Context: an optimization exercise on an open-source flow, tuned for small area, a short achievable clock period and few clock cycles. The choices shown serve that exercise and are no tape-out recipe. No functional check of the RTL was part of this run.

**Supply network**

Pins as bars on the die edge. Tap cells in grey.
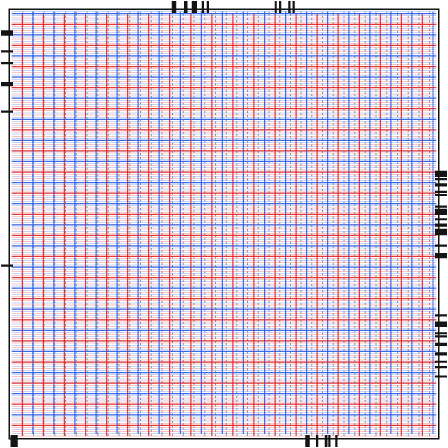
**Cell classes on the final placement**

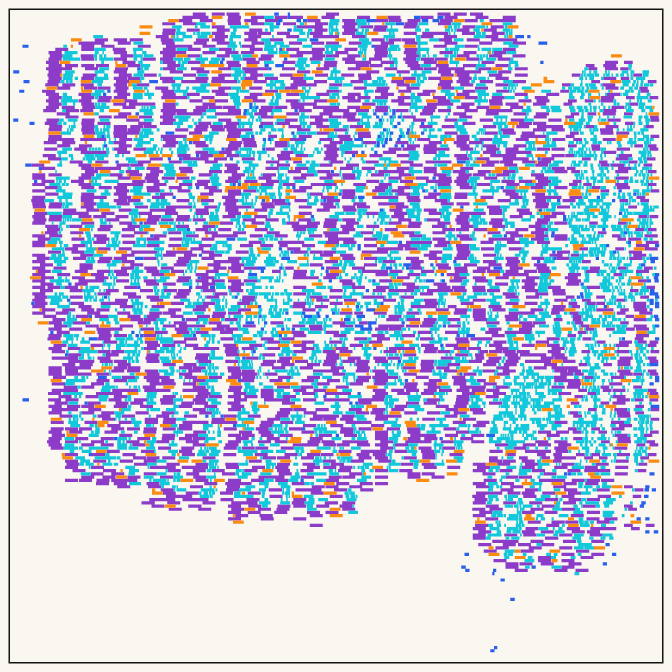
**Routed clock nets over the placement**

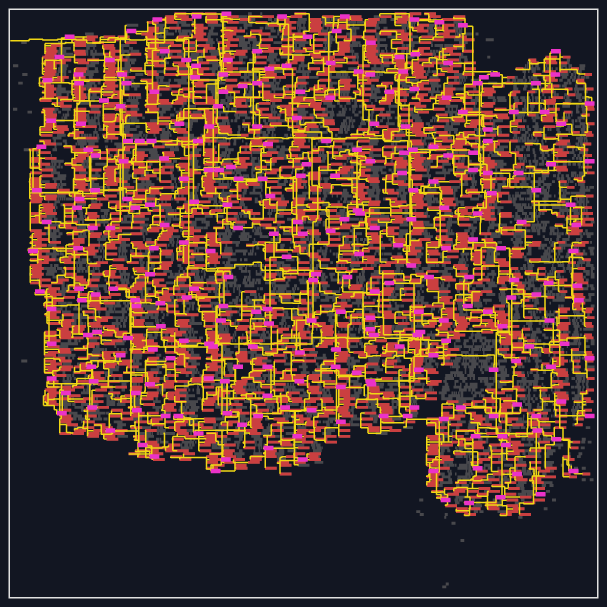
**Signal wires by layer**

Only two layers are drawn.
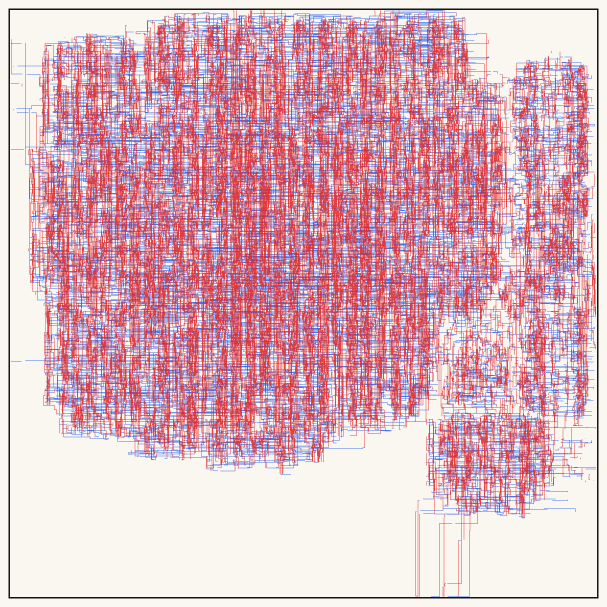
$ cat flow/config.mk
export PLATFORM = sky130hd
export DESIGN_NAME = convo_2d_wrapper
export DESIGN_NICKNAME = convo_2d_wrapper
export VERILOG_FILES = /design/flow/design.v
export SDC_FILE = /design/flow/constraint.sdc
export NUM_CORES = 8
export LEC_CHECK = 0
export CAP_MARGIN = 20
export CORE_MARGIN = 2
export CORE_UTILIZATION = 40
export SLEW_MARGIN = 20
export SYNTH_MEMORY_MAX_BITS = 16384
$ cat flow/constraint.sdc
create_clock -name core_clock -period 10.0 [get_ports {clk_i}]
set_input_delay 2.0000 -clock core_clock [delete_from_list [all_inputs] [get_ports {clk_i}]]
set_output_delay 2.0000 -clock core_clock [all_outputs]
set_load 0.01 [all_outputs]
$ cat flow/design.v
module arbiter #(
    parameter int NUM_PORTS = 6,
    parameter int SEL_WIDTH = ((NUM_PORTS > 1) ? $clog2(NUM_PORTS) : 1)
) (
    input                      clk,
    input                      rst,
    input      [NUM_PORTS-1:0] request,
    output reg [NUM_PORTS-1:0] grant,
    output reg [SEL_WIDTH-1:0] select,
    output reg                 active
);
  localparam int WrapLength = 2 * NUM_PORTS;
  function automatic [SEL_WIDTH-1:0] ff1 (input logic [NUM_PORTS-1:0] in);
    reg     set;
    integer i;
    begin
      set = 1'b0;
      ff1 = 'b0;
      for (i = 0; i < NUM_PORTS; i = i + 1) begin
        if (in[i] & ~set) begin
          set = 1'b1;
          ff1 = i[0+:SEL_WIDTH];
        end
      end
    end
  endfunction
  integer                   yy;
  wire                      next;
  wire    [  NUM_PORTS-1:0] order;
  reg     [  NUM_PORTS-1:0] token;
  wire    [  NUM_PORTS-1:0] token_lookahead [NUM_PORTS];
  wire    [WrapLength-1:0] token_wrap;
  assign token_wrap = {token, token};
  assign next       = ~|(token & request);
  always @(posedge clk) grant <= token & request;
  always @(posedge clk) select <= ff1(token & request);
  always @(posedge clk) active <= |(token & request);
  always @(posedge clk)
    if (rst) token <= 'b1;
    else if (next) begin
      for (yy = 0; yy < NUM_PORTS; yy = yy + 1) begin : TOKEN_
        if (order[yy]) begin
          token <= token_lookahead[yy];
        end
      end
    end
  genvar xx;
  generate
    for (xx = 0; xx < NUM_PORTS; xx = xx + 1) begin : gen_order
      assign token_lookahead[xx] = token_wrap[xx+:NUM_PORTS];
      assign order[xx]           = |(token_lookahead[xx] & request);
    end
  endgenerate
endmodule
module ram_mux #(
    parameter int NUM_PORTS = 6,
    parameter int SEL_WIDTH = ((NUM_PORTS > 1) ? $clog2(NUM_PORTS) : 1),
    parameter int DataWidth = 8,
    parameter int AddrWidth = $clog2(DataWidth)
) (
    input  logic [               SEL_WIDTH-1:0] select_i,
    input  logic                                active_i,
    input  logic [  (NUM_PORTS *AddrWidth)-1:0] ram_addr_i,
    input  logic [             (NUM_PORTS)-1:0] ram_we_i,
    output logic [           (DataWidth)-1 : 0] ram_din_o,
    input  logic [(NUM_PORTS *DataWidth)-1 : 0] ram_dout_i,
    output logic [               AddrWidth-1:0] ram_addr_o,
    output logic                                ram_we_o,
    input  logic [             DataWidth-1 : 0] ram_din_i,
    output logic [             DataWidth-1 : 0] ram_dout_o
);
  always_comb begin : ram_mux
    ram_we_o   = '0;
    ram_addr_o = '0;
    ram_dout_o = '0;
    if (active_i) begin
      ram_addr_o = ram_addr_i[AddrWidth*select_i+:AddrWidth];
      ram_dout_o = ram_dout_i[DataWidth*select_i+:DataWidth];
      ram_we_o   = ram_we_i[select_i];
    end
    ram_din_o = ram_din_i;
  end
endmodule
module ram_switch #(
    parameter int NumPorts  = 3,
    parameter int DataWidth = 8,
    parameter int AddrWidth = $clog2(DataWidth)
) (
    input logic clk_i,
    input logic reset_i,
    input  logic requests,
    output logic grants,
    input  logic [NumPorts-1:0][  (AddrWidth)-1:0] input_ram_addr,
    input  logic [NumPorts-1:0]                    input_ram_we,
    output logic [NumPorts-1:0][(DataWidth)-1 : 0] input_ram_din,
    input  logic [NumPorts-1:0][(DataWidth)-1 : 0] input_ram_dout,
    output logic [  (AddrWidth)-1:0] output_ram_addr,
    output logic                     output_ram_we,
    input  logic [(DataWidth)-1 : 0] output_ram_din,
    output logic [(DataWidth)-1 : 0] output_ram_dout
);
  logic [$clog2(NumPorts)-1:0] select;
  logic                        active;
  arbiter #(
      .NUM_PORTS(NumPorts),
      .SEL_WIDTH()
  ) actv_o_arbiter_inst (
      .clk(clk_i),
      .rst(reset_i),
      .request(requests),
      .grant(grants),
      .select(select),
      .active(active)
  );
  ram_mux #(
      .NUM_PORTS(NumPorts),
      .DataWidth(DataWidth),
      .AddrWidth(AddrWidth)
  ) actv_o_ram_mux_inst (
      .select_i  (select),
      .active_i  (active),
      .ram_addr_i(input_ram_addr),
      .ram_we_i  (input_ram_we),
      .ram_din_o (input_ram_din),
      .ram_dout_i(input_ram_dout),
      .ram_addr_o(output_ram_addr),
      .ram_we_o  (output_ram_we),
      .ram_din_i (output_ram_din),
      .ram_dout_o(output_ram_dout)
  );
endmodule
module mult_mux #(
    parameter  int NUM_PORTS = 6,
    parameter  int SEL_WIDTH = ((NUM_PORTS > 1) ? $clog2(NUM_PORTS) : 1),
    parameter  int DataWidth = 8,
    parameter  int AddrWidth = $clog2(DataWidth)
) (
    input logic [SEL_WIDTH-1:0] select_i,
    input logic                 active_i,
    input logic [NUM_PORTS-1:0] start_i,
    input logic [(DataWidth*NUM_PORTS)-1:0] mult_a_i,
    input logic [(DataWidth*NUM_PORTS)-1:0] mult_b_i,
    output logic [(DataWidth*2)-1:0] result_o,
    output logic [DataWidth-1:0] mult_a_o,
    output logic [DataWidth-1:0] mult_b_o,
    input logic [DataWidth-1:0] value_i,
    input logic overflow_i,
    output logic start_o,
    input logic done_i,
    input logic valid_i
);
  always_comb begin : ram_mux
    mult_a_o = '0;
    mult_b_o = '0;
    start_o  = '0;
    if (active_i) begin
          mult_a_o = mult_a_i[AddrWidth*select_i+:AddrWidth];
          mult_b_o = mult_b_i[DataWidth*select_i+:DataWidth];
          start_o  = start_i[select_i];
    end
    result_o = {overflow_i, value_i[DataWidth-1:0]};
  end
endmodule
`timescale 1ns / 1ps
module mul #(
    parameter WIDTH=8,   
    parameter FBITS=4    
    ) (
    input wire logic clk,     
    input wire logic rst,     
    input wire logic start,   
    output     logic busy,    
    output     logic done,    
    output     logic valid,   
    output     logic ovf,     
    input wire logic signed [WIDTH-1:0] a,    
    input wire logic signed [WIDTH-1:0] b,    
    output     logic signed [WIDTH-1:0] val   
    );
    localparam IBITS = WIDTH - FBITS;
    localparam MSB = 2*WIDTH - IBITS - 1;
    localparam LSB = WIDTH - IBITS;
    localparam HALF = {1'b1, {FBITS-1{1'b0}}};
    logic sig_diff;   
    logic signed [WIDTH-1:0] a1, b1;   
    logic signed [WIDTH-1:0] prod_t;   
    logic signed [2*WIDTH-1:0] prod;   
    logic [FBITS-1:0] rbits;           
    logic round;   
    logic even;    
    enum {IDLE, CALC, TRUNC, ROUND} state;
    always_ff @(posedge clk) begin
        done <= 0;
        case (state)
            CALC: begin
                state <= TRUNC;
                prod <= a1 * b1;
            end
            TRUNC: begin
                state <= ROUND;
                prod_t <= prod[MSB:LSB];
                rbits  <= prod[FBITS-1:0];
                round  <= prod[FBITS-1+:1];
                even  <= ~prod[FBITS+:1];
            end
            ROUND: begin   
                state <= IDLE;
                busy <= 0;
                done <= 1;
                val <= (round && !(even && rbits == HALF)) ? prod_t + 1 : prod_t;
                if (sig_diff == prod_t[(WIDTH-1)+:1] &&   
                    (prod[2*WIDTH-1:MSB+1] == '0 || prod[2*WIDTH-1:MSB+1] == '1)   
                ) begin
                    valid <= 1;
                    ovf <= 0;
                end else begin
                    valid <= 0;
                    ovf <= 1;
                end
            end
            default: begin
                if (start) begin
                    state <= CALC;
                    a1 <= a;   
                    b1 <= b;   
                    sig_diff <= (a[WIDTH-1+:1] ^ b[WIDTH-1+:1]);   
                    busy <= 1;
                    ovf <= 0;
                end
            end
        endcase
        if (rst) begin
            state <= IDLE;
            busy <= 0;
            done <= 0;
            valid <= 0;
            ovf <= 0;
            val <= 0;
        end
    end
endmodule
module bram_dp #(
      parameter int RAM_DATA_WIDTH = 8,              
      parameter int RAM_ADDR_WIDTH = 4               
   ) (
      input wire                       rst,
      input  wire                      a_clk,
      input  wire                      a_wr,        
      input  wire [RAM_ADDR_WIDTH-1:0] a_addr,
      input  wire [RAM_DATA_WIDTH-1:0] a_data_in,
      output reg  [RAM_DATA_WIDTH-1:0] a_data_out,
      input  wire                      b_clk,
      input  wire                      b_wr,        
      input  wire [RAM_ADDR_WIDTH-1:0] b_addr,
      input  wire [RAM_DATA_WIDTH-1:0] b_data_in,
      output reg  [RAM_DATA_WIDTH-1:0] b_data_out
   );
   localparam int RamDataDepth = 2**RAM_ADDR_WIDTH;   
   reg [RAM_DATA_WIDTH-1:0] mem [RamDataDepth];
   always @(posedge a_clk) begin
      if (    rst )
         a_data_out <= '0;
      else begin
         a_data_out  <= mem[a_addr];
         if (a_wr) begin
            mem[a_addr] <= a_data_in;
         end
      end
   end
   always @(posedge b_clk) begin
      if (    rst )
         b_data_out <= '0;
      else begin
         b_data_out <= mem[b_addr];
         if (b_wr) begin
            mem[b_addr] <= b_data_in;
         end
      end
   end
endmodule
module convo_2d #(
    parameter int ConvoWidth        = 4,
    parameter int ConvoHeight       = 4,
    parameter int DataSizeW         = 16,
    parameter int DataSizeH         = 16,
    parameter int NumInputs         = 4,
    parameter int DataWidth         = 8,
    parameter int Instance          = 0,
    parameter int AddrWidth         = $clog2(DataSizeW * DataSizeH),
    parameter int InputWgtAddrWidth = $clog2(ConvoWidth * ConvoHeight),
    parameter int WeigthsWidth      = DataWidth
) (
    input  logic clk_i,
    input  logic reset_i,
    input  logic req_i,
    output logic ack_o,
    output logic req_o,
    input  logic ack_i,
    input  logic ready_i,
    output logic ready_o,
    output logic                     actv_in_ram_we,
    output logic [  (AddrWidth)-1:0] actv_in_ram_addr,
    input  logic [(DataWidth)-1 : 0] actv_in_ram_din,
    output logic [(DataWidth)-1 : 0] actv_in_ram_dout,
    output logic [(InputWgtAddrWidth)-1:0] wgt_in_ram_addr,
    output logic                           wgt_in_ram_we,
    input  logic [      (DataWidth)-1 : 0] wgt_in_ram_din,
    output logic [      (DataWidth)-1 : 0] wgt_in_ram_dout,
    output logic [  (AddrWidth)-1:0] actv_out_ram_addr,
    output logic                     actv_out_ram_we,
    input  logic [(DataWidth)-1 : 0] actv_out_ram_din,
    output logic [(DataWidth)-1 : 0] actv_out_ram_dout,
    input  logic                     mult_done_i,
    input  logic                     mult_busy_i,
    output logic                     mult_start_o,
    input  logic                     mult_grant_i,
    output logic                     mult_req_o,
    output logic                     in_actv_req_o,
    input  logic                     in_actv_grant_i,
    output logic                     wgt_req_o,
    input  logic                     wgt_grant_i,
    output logic                     out_actv_req_o,
    input  logic                     out_actv_grant_i,
    output logic [  (DataWidth)-1:0] mult_a_o,
    output logic [  (DataWidth)-1:0] mult_b_o,
    input  logic [(DataWidth*2)-1:0] mult_result_i
);
  localparam int NumWindowsWidth = DataSizeW / ConvoWidth;
  localparam int NumWindowsHeight = DataSizeH / ConvoWidth;
  localparam int KCenterX = ConvoWidth / 2;
  localparam int KCenterY = ConvoHeight / 2;
  localparam int StartWeightAddr = InputWgtAddrWidth * Instance;
  typedef enum logic [3:0] {
    ST_IDLE,
    ST_WAIT_REQ,
    ST_GET_KEY,
    ST_GET_MULT,
    ST_WAIT_MULT,
    ST_GET_VALUES,
    ST_CHECK_INDEX,
    ST_CHECK_IMG_INDEX,
    ST_WAIT_READY,
    ST_ADDRESS,
    ST_OUTPUT,
    ST_CHECK,
    ST_STORE
  } st_convo_e;
  st_convo_e state;
  logic [$clog2(NumInputs)-1:0] counter;
  logic signed [(DataWidth*2)-1 : 0] sum;
  logic [31:0] cnt_x;
  logic [31:0] cnt_y;
  logic [31:0] start_x;
  logic [31:0] start_y;
  logic [31:0] cnt_x_center;
  logic [31:0] cnt_y_center;
  always_ff @(posedge clk_i) begin
    if (reset_i) begin
      state <= ST_IDLE;
      actv_in_ram_we <= '0;
      actv_out_ram_we <= '0;
      wgt_in_ram_we <= '0;
      req_o <= '0;
      ack_o <= '0;
      sum <= '0;
      ready_o <= '1;
      mult_start_o <= '0;
      mult_req_o <= '0;
      counter <= '0;
      start_x <= '0;
      start_y <= '0;
      cnt_x <= '0;
      cnt_y <= '0;
    end else begin
      case (state)
        ST_IDLE: begin
          if (req_i) begin
            in_actv_req_o <= '1;
            ack_o <= '1;
            wgt_req_o <= '1;
            counter <= '0;
            start_x <= '0;
            start_y <= '0;
            sum <= '0;
            ready_o <= '0;
            actv_in_ram_addr <= '0;
            wgt_in_ram_addr <= StartWeightAddr;
            actv_out_ram_addr <= '0;
            state <= ST_WAIT_REQ;
          end
        end
        ST_WAIT_REQ: begin
          if (!req_i) begin
            ack_o <= '0;
            if (in_actv_grant_i && wgt_grant_i) begin
              cnt_x_center <= cnt_x + KCenterX;
              cnt_y_center <= cnt_y + KCenterY;
              state <= ST_GET_VALUES;
            end else begin
              state <= ST_GET_KEY;
            end
          end
        end
        ST_GET_KEY: begin
          ack_o <= '0;
          if (in_actv_grant_i && wgt_grant_i) begin
            cnt_x_center <= start_x + KCenterX;
            cnt_y_center <= start_y + KCenterY;
            state <= ST_GET_VALUES;
          end
        end
        ST_GET_VALUES: begin
          if(((start_x < KCenterX) && (cnt_x < KCenterX)) ||
          ((cnt_x_center >= DataSizeW) && (cnt_x > KCenterX)) ||
          ((start_y < KCenterY) && (cnt_y < KCenterY)) ||
          ( (cnt_y_center >= DataSizeH) && (cnt_y > KCenterY))) begin
            state <= ST_CHECK_INDEX;
          end else begin
            mult_a_o <= wgt_in_ram_din;
            mult_b_o <= actv_in_ram_din;
            in_actv_req_o <= '0;
            wgt_req_o <= '0;
            mult_req_o <= '1;
            mult_start_o <= '1;
            if (mult_grant_i) begin
              mult_start_o <= '0;
              state <= ST_WAIT_MULT;
            end else begin
              state <= ST_GET_MULT;
            end
          end
        end
        ST_GET_MULT: begin
          if (mult_grant_i) begin
            mult_start_o <= '0;
            if (mult_done_i) begin
              sum <= sum + mult_result_i;
              mult_req_o <= '0;
              state <= ST_CHECK_INDEX;
            end else begin
              state <= ST_WAIT_MULT;
            end
          end
        end
        ST_WAIT_MULT: begin
          mult_start_o <= '0;
          if (mult_done_i) begin
            sum <= sum + mult_result_i;
            mult_req_o <= '0;
            state <= ST_CHECK_INDEX;
          end
        end
        ST_CHECK_INDEX: begin
          if ((cnt_x == ConvoWidth - 1) && (cnt_y == ConvoHeight - 1)) begin
            cnt_x <= '0;
            cnt_y <= '0;
            out_actv_req_o <= '1;
            state <= ST_CHECK_IMG_INDEX;
          end else if (cnt_x == (ConvoWidth - 1)) begin
            cnt_x <= '0;
            cnt_y <= cnt_y + 1;
            in_actv_req_o <= '1;
            state <= ST_ADDRESS;
          end else begin
            cnt_x <= cnt_x + 1;
            in_actv_req_o <= '1;
            state <= ST_ADDRESS;
          end
        end
        ST_ADDRESS: begin
          actv_out_ram_we <= '0;
          wgt_in_ram_addr <= StartWeightAddr + ((cnt_y * ConvoWidth) + cnt_x);
          actv_in_ram_addr <= (((cnt_y + (start_y-KCenterY)) * DataSizeW)) + 
          (cnt_x + (start_x-KCenterX));
          in_actv_req_o <= '1;
          wgt_req_o <= '1;
          state <= ST_GET_KEY;
        end
        ST_CHECK_IMG_INDEX: begin
          state <= ST_WAIT_READY;
        end
        ST_WAIT_READY: begin
          if (ready_i && out_actv_grant_i) begin
            actv_out_ram_addr <= (start_y * DataSizeW) + start_x;
            actv_out_ram_we <= '1;
            actv_out_ram_dout <= sum;
            sum <= '0;
            out_actv_req_o <= '0;
            if ((start_x >= DataSizeW - 1) && (start_y >= DataSizeH - 1)) begin
              ready_o <= '1;
              state   <= ST_OUTPUT;
              req_o   <= '1;
            end else if (start_x == DataSizeW - 1) begin
              start_x <= '0;
              start_y <= start_y + 1;
              state   <= ST_ADDRESS;
            end else begin
              start_x <= start_x + 1;
              state   <= ST_ADDRESS;
            end
          end
        end
        ST_OUTPUT: begin
          actv_in_ram_we <= '0;
          actv_out_ram_we <= '0;
          out_actv_req_o <= '0;
          cnt_x <= '0;
          cnt_y <= '0;
          start_x <= '0;
          start_y <= '0;
          if (ack_i) begin
            state <= ST_IDLE;
            req_o <= '0;
          end
        end
        default: begin
        end
      endcase
    end
  end
endmodule
module convo_2d_wrapper #(
    parameter int ConvoWidth        = 3,
    parameter int ConvoHeight       = 3,
    parameter int NumConvoCores     = 1,
    parameter int DataSizeW         = 16,
    parameter int DataSizeH         = 16,
    parameter int NumInputs         = 4,
    parameter int DataWidth         = 8,
    parameter int WeigthsWidth      = DataWidth,
    parameter int FpWidth           = 4,
    parameter int NumActv           = DataSizeW * DataSizeH,
    parameter int AddrWidth         = $clog2(NumActv),
    parameter int NumWeights        = NumConvoCores * ConvoWidth * ConvoHeight,
    parameter int InputWgtAddrWidth = $clog2(NumWeights)
) (
    input  logic                           clk_i,
    input  logic                           reset_i,
    input  logic                           req_i,
    output logic                           ack_o,
    output logic                           req_o,
    input  logic                           ack_i,
    input  logic                           ready_i,
    output logic                           ready_o,
    input  logic                           actv_in_ram_we,
    input  logic [        (AddrWidth)-1:0] actv_in_ram_addr,
    input  logic [      (DataWidth)-1 : 0] actv_in_ram_din,
    output logic [      (DataWidth)-1 : 0] actv_in_ram_dout,
    input  logic [(InputWgtAddrWidth)-1:0] wgt_in_ram_addr,
    input  logic                           wgt_in_ram_we,
    input  logic [   (WeigthsWidth)-1 : 0] wgt_in_ram_din,
    output logic [   (WeigthsWidth)-1 : 0] wgt_in_ram_dout,
    output logic [        (AddrWidth)-1:0] actv_out_ram_addr,
    output logic                           actv_out_ram_we,
    input  logic [      (DataWidth)-1 : 0] actv_out_ram_din,
    output logic [      (DataWidth)-1 : 0] actv_out_ram_dout
);
  logic [        NumConvoCores-1:0]                    mult_req;
  logic [        NumConvoCores-1:0]                    mult_grant;
  logic [        NumConvoCores-1:0]                    mult_start_array;
  logic [        NumConvoCores-1:0][(DataWidth)-1 : 0] mult_a_array;
  logic [        NumConvoCores-1:0][(DataWidth)-1 : 0] mult_b_array;
  logic [        (DataWidth)-1 : 0]                    mult_a;
  logic [        (DataWidth)-1 : 0]                    mult_b;
  logic [        (DataWidth)-1 : 0]                    mult_result;
  logic                                                mult_ovfl;
  logic                                                mult_start;
  logic                                                mult_done;
  logic                                                mult_busy;
  logic                                                mult_valid;
  logic [$clog2(NumConvoCores)-1:0]                    mult_select;
  logic                                                mult_active;
  logic [          (DataWidth) : 0]                    mult_output;
  logic                                                in_actv_req_o;
  logic                                                in_actv_grant_i;
  logic                                                wgt_req_o;
  logic                                                wgt_grant_i;
  logic                                                out_actv_req_o;
  logic                                                out_actv_grant_i;
  logic [          (DataWidth)-1:0]                    mult_a_o;
  logic [          (DataWidth)-1:0]                    mult_b_o;
  logic [        (DataWidth*2)-1:0]                    mult_result_i;
  logic [        NumConvoCores-1:0]                    array_actv_in_ram_we;
  logic [        NumConvoCores-1:0][  (AddrWidth)-1:0] array_actv_in_ram_addr;
  logic [        NumConvoCores-1:0][(DataWidth)-1 : 0] array_actv_in_ram_din;
  logic [        NumConvoCores-1:0][(DataWidth)-1 : 0] array_actv_in_ram_dout;
  logic [        NumConvoCores-1:0]                    array_actv_in_req;
  logic [        NumConvoCores-1:0]                    array_actv_in_grant;
  logic                                                single_actv_in_ram_we;
  logic [          (AddrWidth)-1:0]                    single_actv_in_ram_addr;
  logic [        (DataWidth)-1 : 0]                    single_actv_in_ram_din;
  logic [        (DataWidth)-1 : 0]                    single_actv_in_ram_dout;
  logic [$clog2(NumConvoCores)-1:0]                    actv_i_select;
  logic                                                actv_i_active;
  logic [        NumConvoCores-1:0]                    array_actv_out_ram_we;
  logic [        NumConvoCores-1:0][  (AddrWidth)-1:0] array_actv_out_ram_addr;
  logic [        NumConvoCores-1:0][(DataWidth)-1 : 0] array_actv_out_ram_din;
  logic [        NumConvoCores-1:0][(DataWidth)-1 : 0] array_actv_out_ram_dout;
  logic [        NumConvoCores-1:0]                    array_actv_out_req;
  logic [        NumConvoCores-1:0]                    array_actv_out_grant;
  logic                                                single_actv_out_ram_we;
  logic [          (AddrWidth)-1:0]                    single_actv_out_ram_addr;
  logic [        (DataWidth)-1 : 0]                    single_actv_out_ram_din;
  logic [        (DataWidth)-1 : 0]                    single_actv_out_ram_dout;
  logic [$clog2(NumConvoCores)-1:0]                    actv_o_select;
  logic                                                actv_o_active;
  logic [        NumConvoCores-1:0][  (AddrWidth)-1:0] array_wgt_ram_addr;
  logic [        NumConvoCores-1:0]                    array_wgt_ram_we;
  logic [        NumConvoCores-1:0][(DataWidth)-1 : 0] array_wgt_ram_din;
  logic [        NumConvoCores-1:0][(DataWidth)-1 : 0] array_wgt_ram_dout;
  logic [        NumConvoCores-1:0]                    wgt_request;
  logic [        NumConvoCores-1:0]                    wgt_grant;
  logic [  (InputWgtAddrWidth)-1:0]                    single_wgt_ram_addr;
  logic                                                single_wgt_ram_we;
  logic [     (WeigthsWidth)-1 : 0]                    single_wgt_ram_din;
  logic [     (WeigthsWidth)-1 : 0]                    single_wgt_ram_dout;
  logic [        NumConvoCores-1:0]                    array_req;
  logic [        NumConvoCores-1:0]                    array_ack;
  logic [        NumConvoCores-1:0]                    array_ready;
  assign req_o   = &array_req;
  assign ack_o   = &array_ack;
  assign ready_o = &array_ready;
  ram_switch #(
      .NumPorts (NumConvoCores),
      .DataWidth(WeigthsWidth),
      .AddrWidth(InputWgtAddrWidth)
  ) wgt_ram_switch (
      .clk_i(clk_i),
      .reset_i(reset_i),
      .requests(wgt_request),
      .grants(wgt_grant),
      .input_ram_addr(array_wgt_ram_addr),
      .input_ram_we  (array_wgt_ram_we),
      .input_ram_din( array_wgt_ram_din),
      .input_ram_dout(array_wgt_ram_dout),
      .output_ram_addr( single_wgt_ram_addr),
      .output_ram_we(   single_wgt_ram_we),
      .output_ram_din(  single_wgt_ram_din),
      .output_ram_dout( single_wgt_ram_dout)
  );
  bram_dp #(
      .RAM_DATA_WIDTH(DataWidth),
      .RAM_ADDR_WIDTH(InputWgtAddrWidth)
  ) wgt_bram_dp_inst (
      .rst       (reset_i),
      .a_clk     (clk_i),
      .a_wr      (single_wgt_ram_we),
      .a_addr    (single_wgt_ram_addr),
      .a_data_in (single_wgt_ram_dout),
      .a_data_out(single_wgt_ram_din),
      .b_clk     (clk_i),
      .b_wr      (wgt_in_ram_we),
      .b_addr    (wgt_in_ram_addr),
      .b_data_in (wgt_in_ram_din),
      .b_data_out(wgt_in_ram_dout)
  );
  ram_switch #(
      .NumPorts (NumConvoCores),
      .DataWidth(DataWidth),
      .AddrWidth(AddrWidth)
  ) actv_i_ram_switch (
      .clk_i(clk_i),
      .reset_i(reset_i),
      .requests(array_actv_in_req),
      .grants(array_actv_in_grant),
      .input_ram_addr(  array_actv_in_ram_addr),
      .input_ram_we  (  array_actv_in_ram_we),
      .input_ram_din(   array_actv_in_ram_din),
      .input_ram_dout(  array_actv_in_ram_dout),
      .output_ram_addr( single_actv_in_ram_addr),
      .output_ram_we(   single_actv_in_ram_we),
      .output_ram_din(  single_actv_in_ram_din),
      .output_ram_dout( single_actv_in_ram_dout)
  );
  bram_dp #(
      .RAM_DATA_WIDTH(DataWidth),
      .RAM_ADDR_WIDTH(AddrWidth)
  ) actv_i_bram_dp_inst (
      .rst       (reset_i),
      .a_clk     (clk_i),
      .a_wr      (single_actv_in_ram_we),
      .a_addr    (single_actv_in_ram_addr),
      .a_data_in (single_actv_in_ram_dout),
      .a_data_out(single_actv_in_ram_din),
      .b_clk     (clk_i),
      .b_wr      (actv_in_ram_we),
      .b_addr    (actv_in_ram_addr),
      .b_data_in (actv_in_ram_din),
      .b_data_out(actv_in_ram_dout)
  );
  ram_switch #(
      .NumPorts (NumConvoCores),
      .DataWidth(DataWidth),
      .AddrWidth(AddrWidth)
  ) actv_o_ram_switch (
      .clk_i          (clk_i),
      .reset_i        (reset_i),
      .requests       (array_actv_out_req),
      .grants         (array_actv_out_grant),
      .input_ram_addr (array_actv_out_ram_addr),
      .input_ram_we   (array_actv_out_ram_we),
      .input_ram_din  (array_actv_out_ram_din),
      .input_ram_dout (array_actv_out_ram_dout),
      .output_ram_addr(actv_out_ram_addr),
      .output_ram_we  (actv_out_ram_we),
      .output_ram_din (actv_out_ram_din),
      .output_ram_dout(actv_out_ram_dout)
  );
  arbiter #(
      .NUM_PORTS(NumConvoCores),
      .SEL_WIDTH()
  ) mult_arbiter_inst (
      .clk(clk_i),
      .rst(reset_i),
      .request(mult_req),
      .grant(mult_grant),
      .select(mult_select),
      .active(mult_active)
  );
  mult_mux #(
      .NUM_PORTS(NumConvoCores),
      .DataWidth(DataWidth),
      .AddrWidth(AddrWidth)
  ) mult_mux_inst (
      .select_i(mult_select),
      .active_i(mult_active),
      .start_i(mult_start_array),
      .mult_a_i(mult_a_array),
      .mult_b_i(mult_b_array),
      .result_o(mult_result),
      .mult_a_o(mult_a),
      .mult_b_o(mult_b),
      .value_i(mult_output),
      .overflow_i(mult_ovfl),
      .start_o(mult_start),
      .done_i(mult_done),
      .valid_i(mult_valid)
  );
  mul #(
      .WIDTH(DataWidth),
      .FBITS(FpWidth)
  ) mul_inst (
      .clk(clk_i),
      .rst(reset_i),
      .start(mult_start),
      .busy(mult_busy),
      .done(mult_done),
      .valid(mult_valid),
      .ovf(mult_ovfl),
      .a(mult_a),
      .b(mult_b),
      .val(mult_output)
  );
  for (genvar i = 0; i < NumConvoCores; i++) begin : gen_convo_network
    convo_2d #(
        .ConvoWidth       (ConvoWidth),
        .ConvoHeight      (ConvoHeight),
        .DataSizeW        (DataSizeW),
        .DataSizeH        (DataSizeH),
        .NumInputs        (NumInputs),
        .DataWidth        (DataWidth),
        .Instance         (i),
        .AddrWidth        (AddrWidth),
        .InputWgtAddrWidth(InputWgtAddrWidth),
        .WeigthsWidth     (WeigthsWidth)
    ) convo_2d_inst (
        .clk_i            (clk_i),
        .reset_i          (reset_i),
        .req_i            (req_i),
        .ack_o            (array_ack[i]),
        .req_o            (array_req[i]),
        .ack_i            (ack_i),
        .ready_i          (ready_i),
        .ready_o          (array_ready[i]),
        .actv_in_ram_we   (array_actv_in_ram_we[i]),
        .actv_in_ram_addr (array_actv_in_ram_addr[i]),
        .actv_in_ram_din  (array_actv_in_ram_din[i]),
        .actv_in_ram_dout (array_actv_in_ram_dout[i]),
        .wgt_in_ram_addr  (array_wgt_ram_addr[i]),
        .wgt_in_ram_we    (array_wgt_ram_we[i]),
        .wgt_in_ram_din   (array_wgt_ram_din[i]),
        .wgt_in_ram_dout  (array_wgt_ram_dout[i]),
        .actv_out_ram_addr(array_actv_out_ram_addr[i]),
        .actv_out_ram_we  (array_actv_out_ram_we[i]),
        .actv_out_ram_din (array_actv_out_ram_din[i]),
        .actv_out_ram_dout(array_actv_out_ram_dout[i]),
        .mult_done_i      (mult_done),
        .mult_busy_i      (mult_busy),
        .mult_start_o     (mult_start_array[i]),
        .mult_grant_i     (mult_grant[i]),
        .mult_req_o       (mult_req[i]),
        .in_actv_req_o    (array_actv_in_req[i]),
        .in_actv_grant_i  (array_actv_in_grant[i]),
        .wgt_req_o        (wgt_request[i]),
        .wgt_grant_i      (wgt_grant[i]),
        .out_actv_req_o   (array_actv_out_req[i]),
        .out_actv_grant_i (array_actv_out_grant[i]),
        .mult_a_o         (mult_a_array[i]),
        .mult_b_o         (mult_b_array[i]),
        .mult_result_i    (mult_result)
    );
  end
endmodule
$ cat flow/run.sh
#!/bin/bash
# synth_recipe.tcl (not shown) runs the flow's synth.tcl, then flattens the netlist and writes it again
# the make line also repeats each setting of config.mk as NAME=value (left out here)
make -C /OpenROAD-flow-scripts/flow DESIGN_CONFIG=/design/flow/config.mk WORK_HOME=/design/flow/orfs CLKGATE_MAP_FILE= SYNTH_SCRIPT=/design/flow/synth_recipe.tcl finish
==> impl_metrics.ini <==
[drt]
wl_per_cell_um = 35.4
wl_met1_mm = 155
antenna_left = 0
vias = 83033
via_per_inst = 6.74
drt_wl_total_mm = 436
first_pass_iters = 7
highest_layer = met5
drt_iter0_drc = 13708
drc = 0

[sta]
skew_ns = 0.0707
setup_tns_ns = 0
final_hold_viol_count = 0
relSlewSlack = 0.124
slew_viol_final = 0
worst_pin_slew_ns = 1.30
fin_hold_ws_ns = 0.344
setup_viol = 0
period_minus_slack_ns = 6.07
worst_slack_ns = 3.93
clock.fmax_ghz = 0.165

[power_and_ir_drop]
largestPowerGroup = sequential cells
p_seq_frac = 0.453
share_clk_of_total_power = 0.399
pg_clk_mw = 10.3
p_seq_mw = 11.7
p_per_area_nw_per_um2 = 193
comb_cell_power_mw = 3.82
p_total_mw = 25.9

[synthesis]
synthCells = 8221
netlist_area_um2 = 120000
ys_seq_area_frac = 0.613
synth_cell_types = 78
synthMuxAreaShare = 0.168
synth_nets = 8387
async_reset_ff_frac = 0
synth-main-ff-cell = edfxtp_1
synth-edff-count = 2320
synth_top_family_by_area = multiplexers
synth_top_area_share = 0.581
synth_xor_area_frac = 0.0117
yosysTopAreaCell = edfxtp_1
synth.ff_latch_count = 2513
synth-simple-area-share = 0.0791
synth_area_leaders = edfxtp_1 58%, mux4_2 14%, dfxtp_1 3.2%
yosys_warnings = 36

[worst_hold_path]
min_from = gen_convo_network[0].convo_2d_inst.out_actv_req_o
whs_path_depth = 0

[layout]
regMostFlops = actv_i_bram_dp_inst.mem
finalNetCount = 8303
final_cell_mix = 2,320 x edfxtp_1, 769 x mux4_2, 691 x nand2_1, 505 x nor2_1, 472 x a21oi_1
clock_buffers = 341
clock_cell_area_share = 0.0666
fin_cells = 12321
ff_latch_area_um2 = 73500
top_area_cell_class = registers
seq_cell_count = 2513
multi_input_area_um2 = 43600
buffer_area_frac = 0.0212
diodes = 19
nNonClkBuffers = 301

[cts]
cts_setup_buffers = 0
ctsHoldBuffers = 0
cts_sinks = 2513
clock_latency_ns = 0.91
cts_tree = built
numCtsBuffers = 276
h-tree-depth = 5

[floorplanning]
die_area_um2 = 304000
num_tap_cells = 3958

[place]
port_buffers = 70
place_ws_ns = 3.60
dpl-instance-area_um2 = 125000
dp_cells = 11811

[global_route]
grt_max_degree = 162
grt_pass1_vias = 80534
grt_pass1_wl_mm = 606
met1_usage = 0.358
track_usage = 0.280
grtUsageMet3 = 0.0966
use_met2 = 0.418
overflow = 0

[setup_path]
critPathRequiredTime_ns = 10.73
worst_setup_path_start_kind = flop
cp.arrival_ns = 6.79
r2r_slack_ns = 3.93
endpoint = actv_i_bram_dp_inst.a_data_out[7]
cp-end-kind = flop
r2r_end = actv_i_bram_dp_inst.a_data_out[7]

[run]
max_cap_viol_count = 0

[status]
outcome = no timing/DRC/antenna violations
About 'supply network':
Red marks VSS. Blue marks VDD.
79 signal pins sit on the boundary. The core has 201 rows.
worst vdd ir: 0.151 mV
core area: 299,000 µm²
die height: 552 µm

About 'cell classes on the final placement':
Purple marks flops, cells 2,513, share of their area 57%. Blue marks other buffers and delay cells, cells 301, share of their area 2.2%. Orange marks clock drivers and dummy loads, cells 485, share of their area 6.9%. Cyan marks all other logic, cells 5,045, share of their area 34%.
design area: 134,000 µm²
sequential cell area share: 0.547
fin util: 0.449
FP Rows: 201

About 'routed clock nets over the placement':
Magenta marks cells driving clock nets, count 276. Yellow marks clock wires, length 31.4 mm. Red marks flip-flops, count 2,513.
Position of the flops: widely spread. There are 277 routed clock nets.

About 'signal wires by layer':
Blue marks met1, wire length 155 mm. Red marks met2, wire length 192 mm.

-- synth_stat cells (all sizes together) (19+ instances only) --
| cell type | number |
|---|---|
| nor4 | 131 |
| nand2 | 702 |
| nand4 | 56 |
| buf | 255 |
| a22oi | 47 |
| nor2 | 556 |
| mux2 | 53 |
| a21o | 23 |
| xor2 | 58 |
| a221o | 19 |
| mux4 | 769 |
| or3 | 23 |
| clkbuf | 408 |
| nor2b | 48 |
| mux2i | 227 |
| nor3 | 93 |
| and2 | 118 |
| nand3 | 178 |
| a221oi | 29 |
| o211ai | 33 |
| a211oi | 57 |
| xnor2 | 100 |
| inv | 119 |
| fa | 47 |
| o22ai | 189 |
| nand2b | 42 |
| a31oi | 49 |
| a311oi | 25 |
| a21oi | 472 |
| o2111ai | 22 |
| ha | 76 |
| dfxtp | 193 |
| and3 | 45 |
| o21ai | 186 |
| edfxtp | 2320 |
| o221ai | 255 |
-- critical path: stages (launching register included) --
cell	delay, ns
edfxtp_1	0.34
buf_4	0.54
buf_4	0.67
nand2b_4	0.62
buf_12	0.64
o221a_2	0.35
a221oi_1	0.10
mux2i_1	0.66
a22oi_1	0.32
nor4_1	0.81
nor4_2	0.28
nor3_1	0.37

==> static timing again, ports no longer ideal <==
How much do the figures lean on ideal ports? The routed layout below was timed once more, with nothing changed but the port constraints.
Step 1 (the two cells are an assumption about what drives the block):
set clk [get_ports {clk_i}]
set_driving_cell -lib_cell sky130_fd_sc_hd__clkbuf_16 $clk
set_driving_cell -lib_cell sky130_fd_sc_hd__buf_2 [delete_from_list [all_inputs] $clk]
Step 2 times the ports against the registers' clock, not the clock port: input delays grow and output delays shrink by t, the midpoint of the rising clock arrivals with the driver on.
Three values: no drivers, after step 1, after step 2; two values: the first two.
t (ns): 0.992
setup WS [ns]: 3.933 / 3.933 / 3.310
worst slew at a driven data input, ns: 0.09
After both steps setup and hold are still met in this run. For this run, drivers alone change the setup slack by 0.000 ns; drivers and shift together by -0.623 ns.
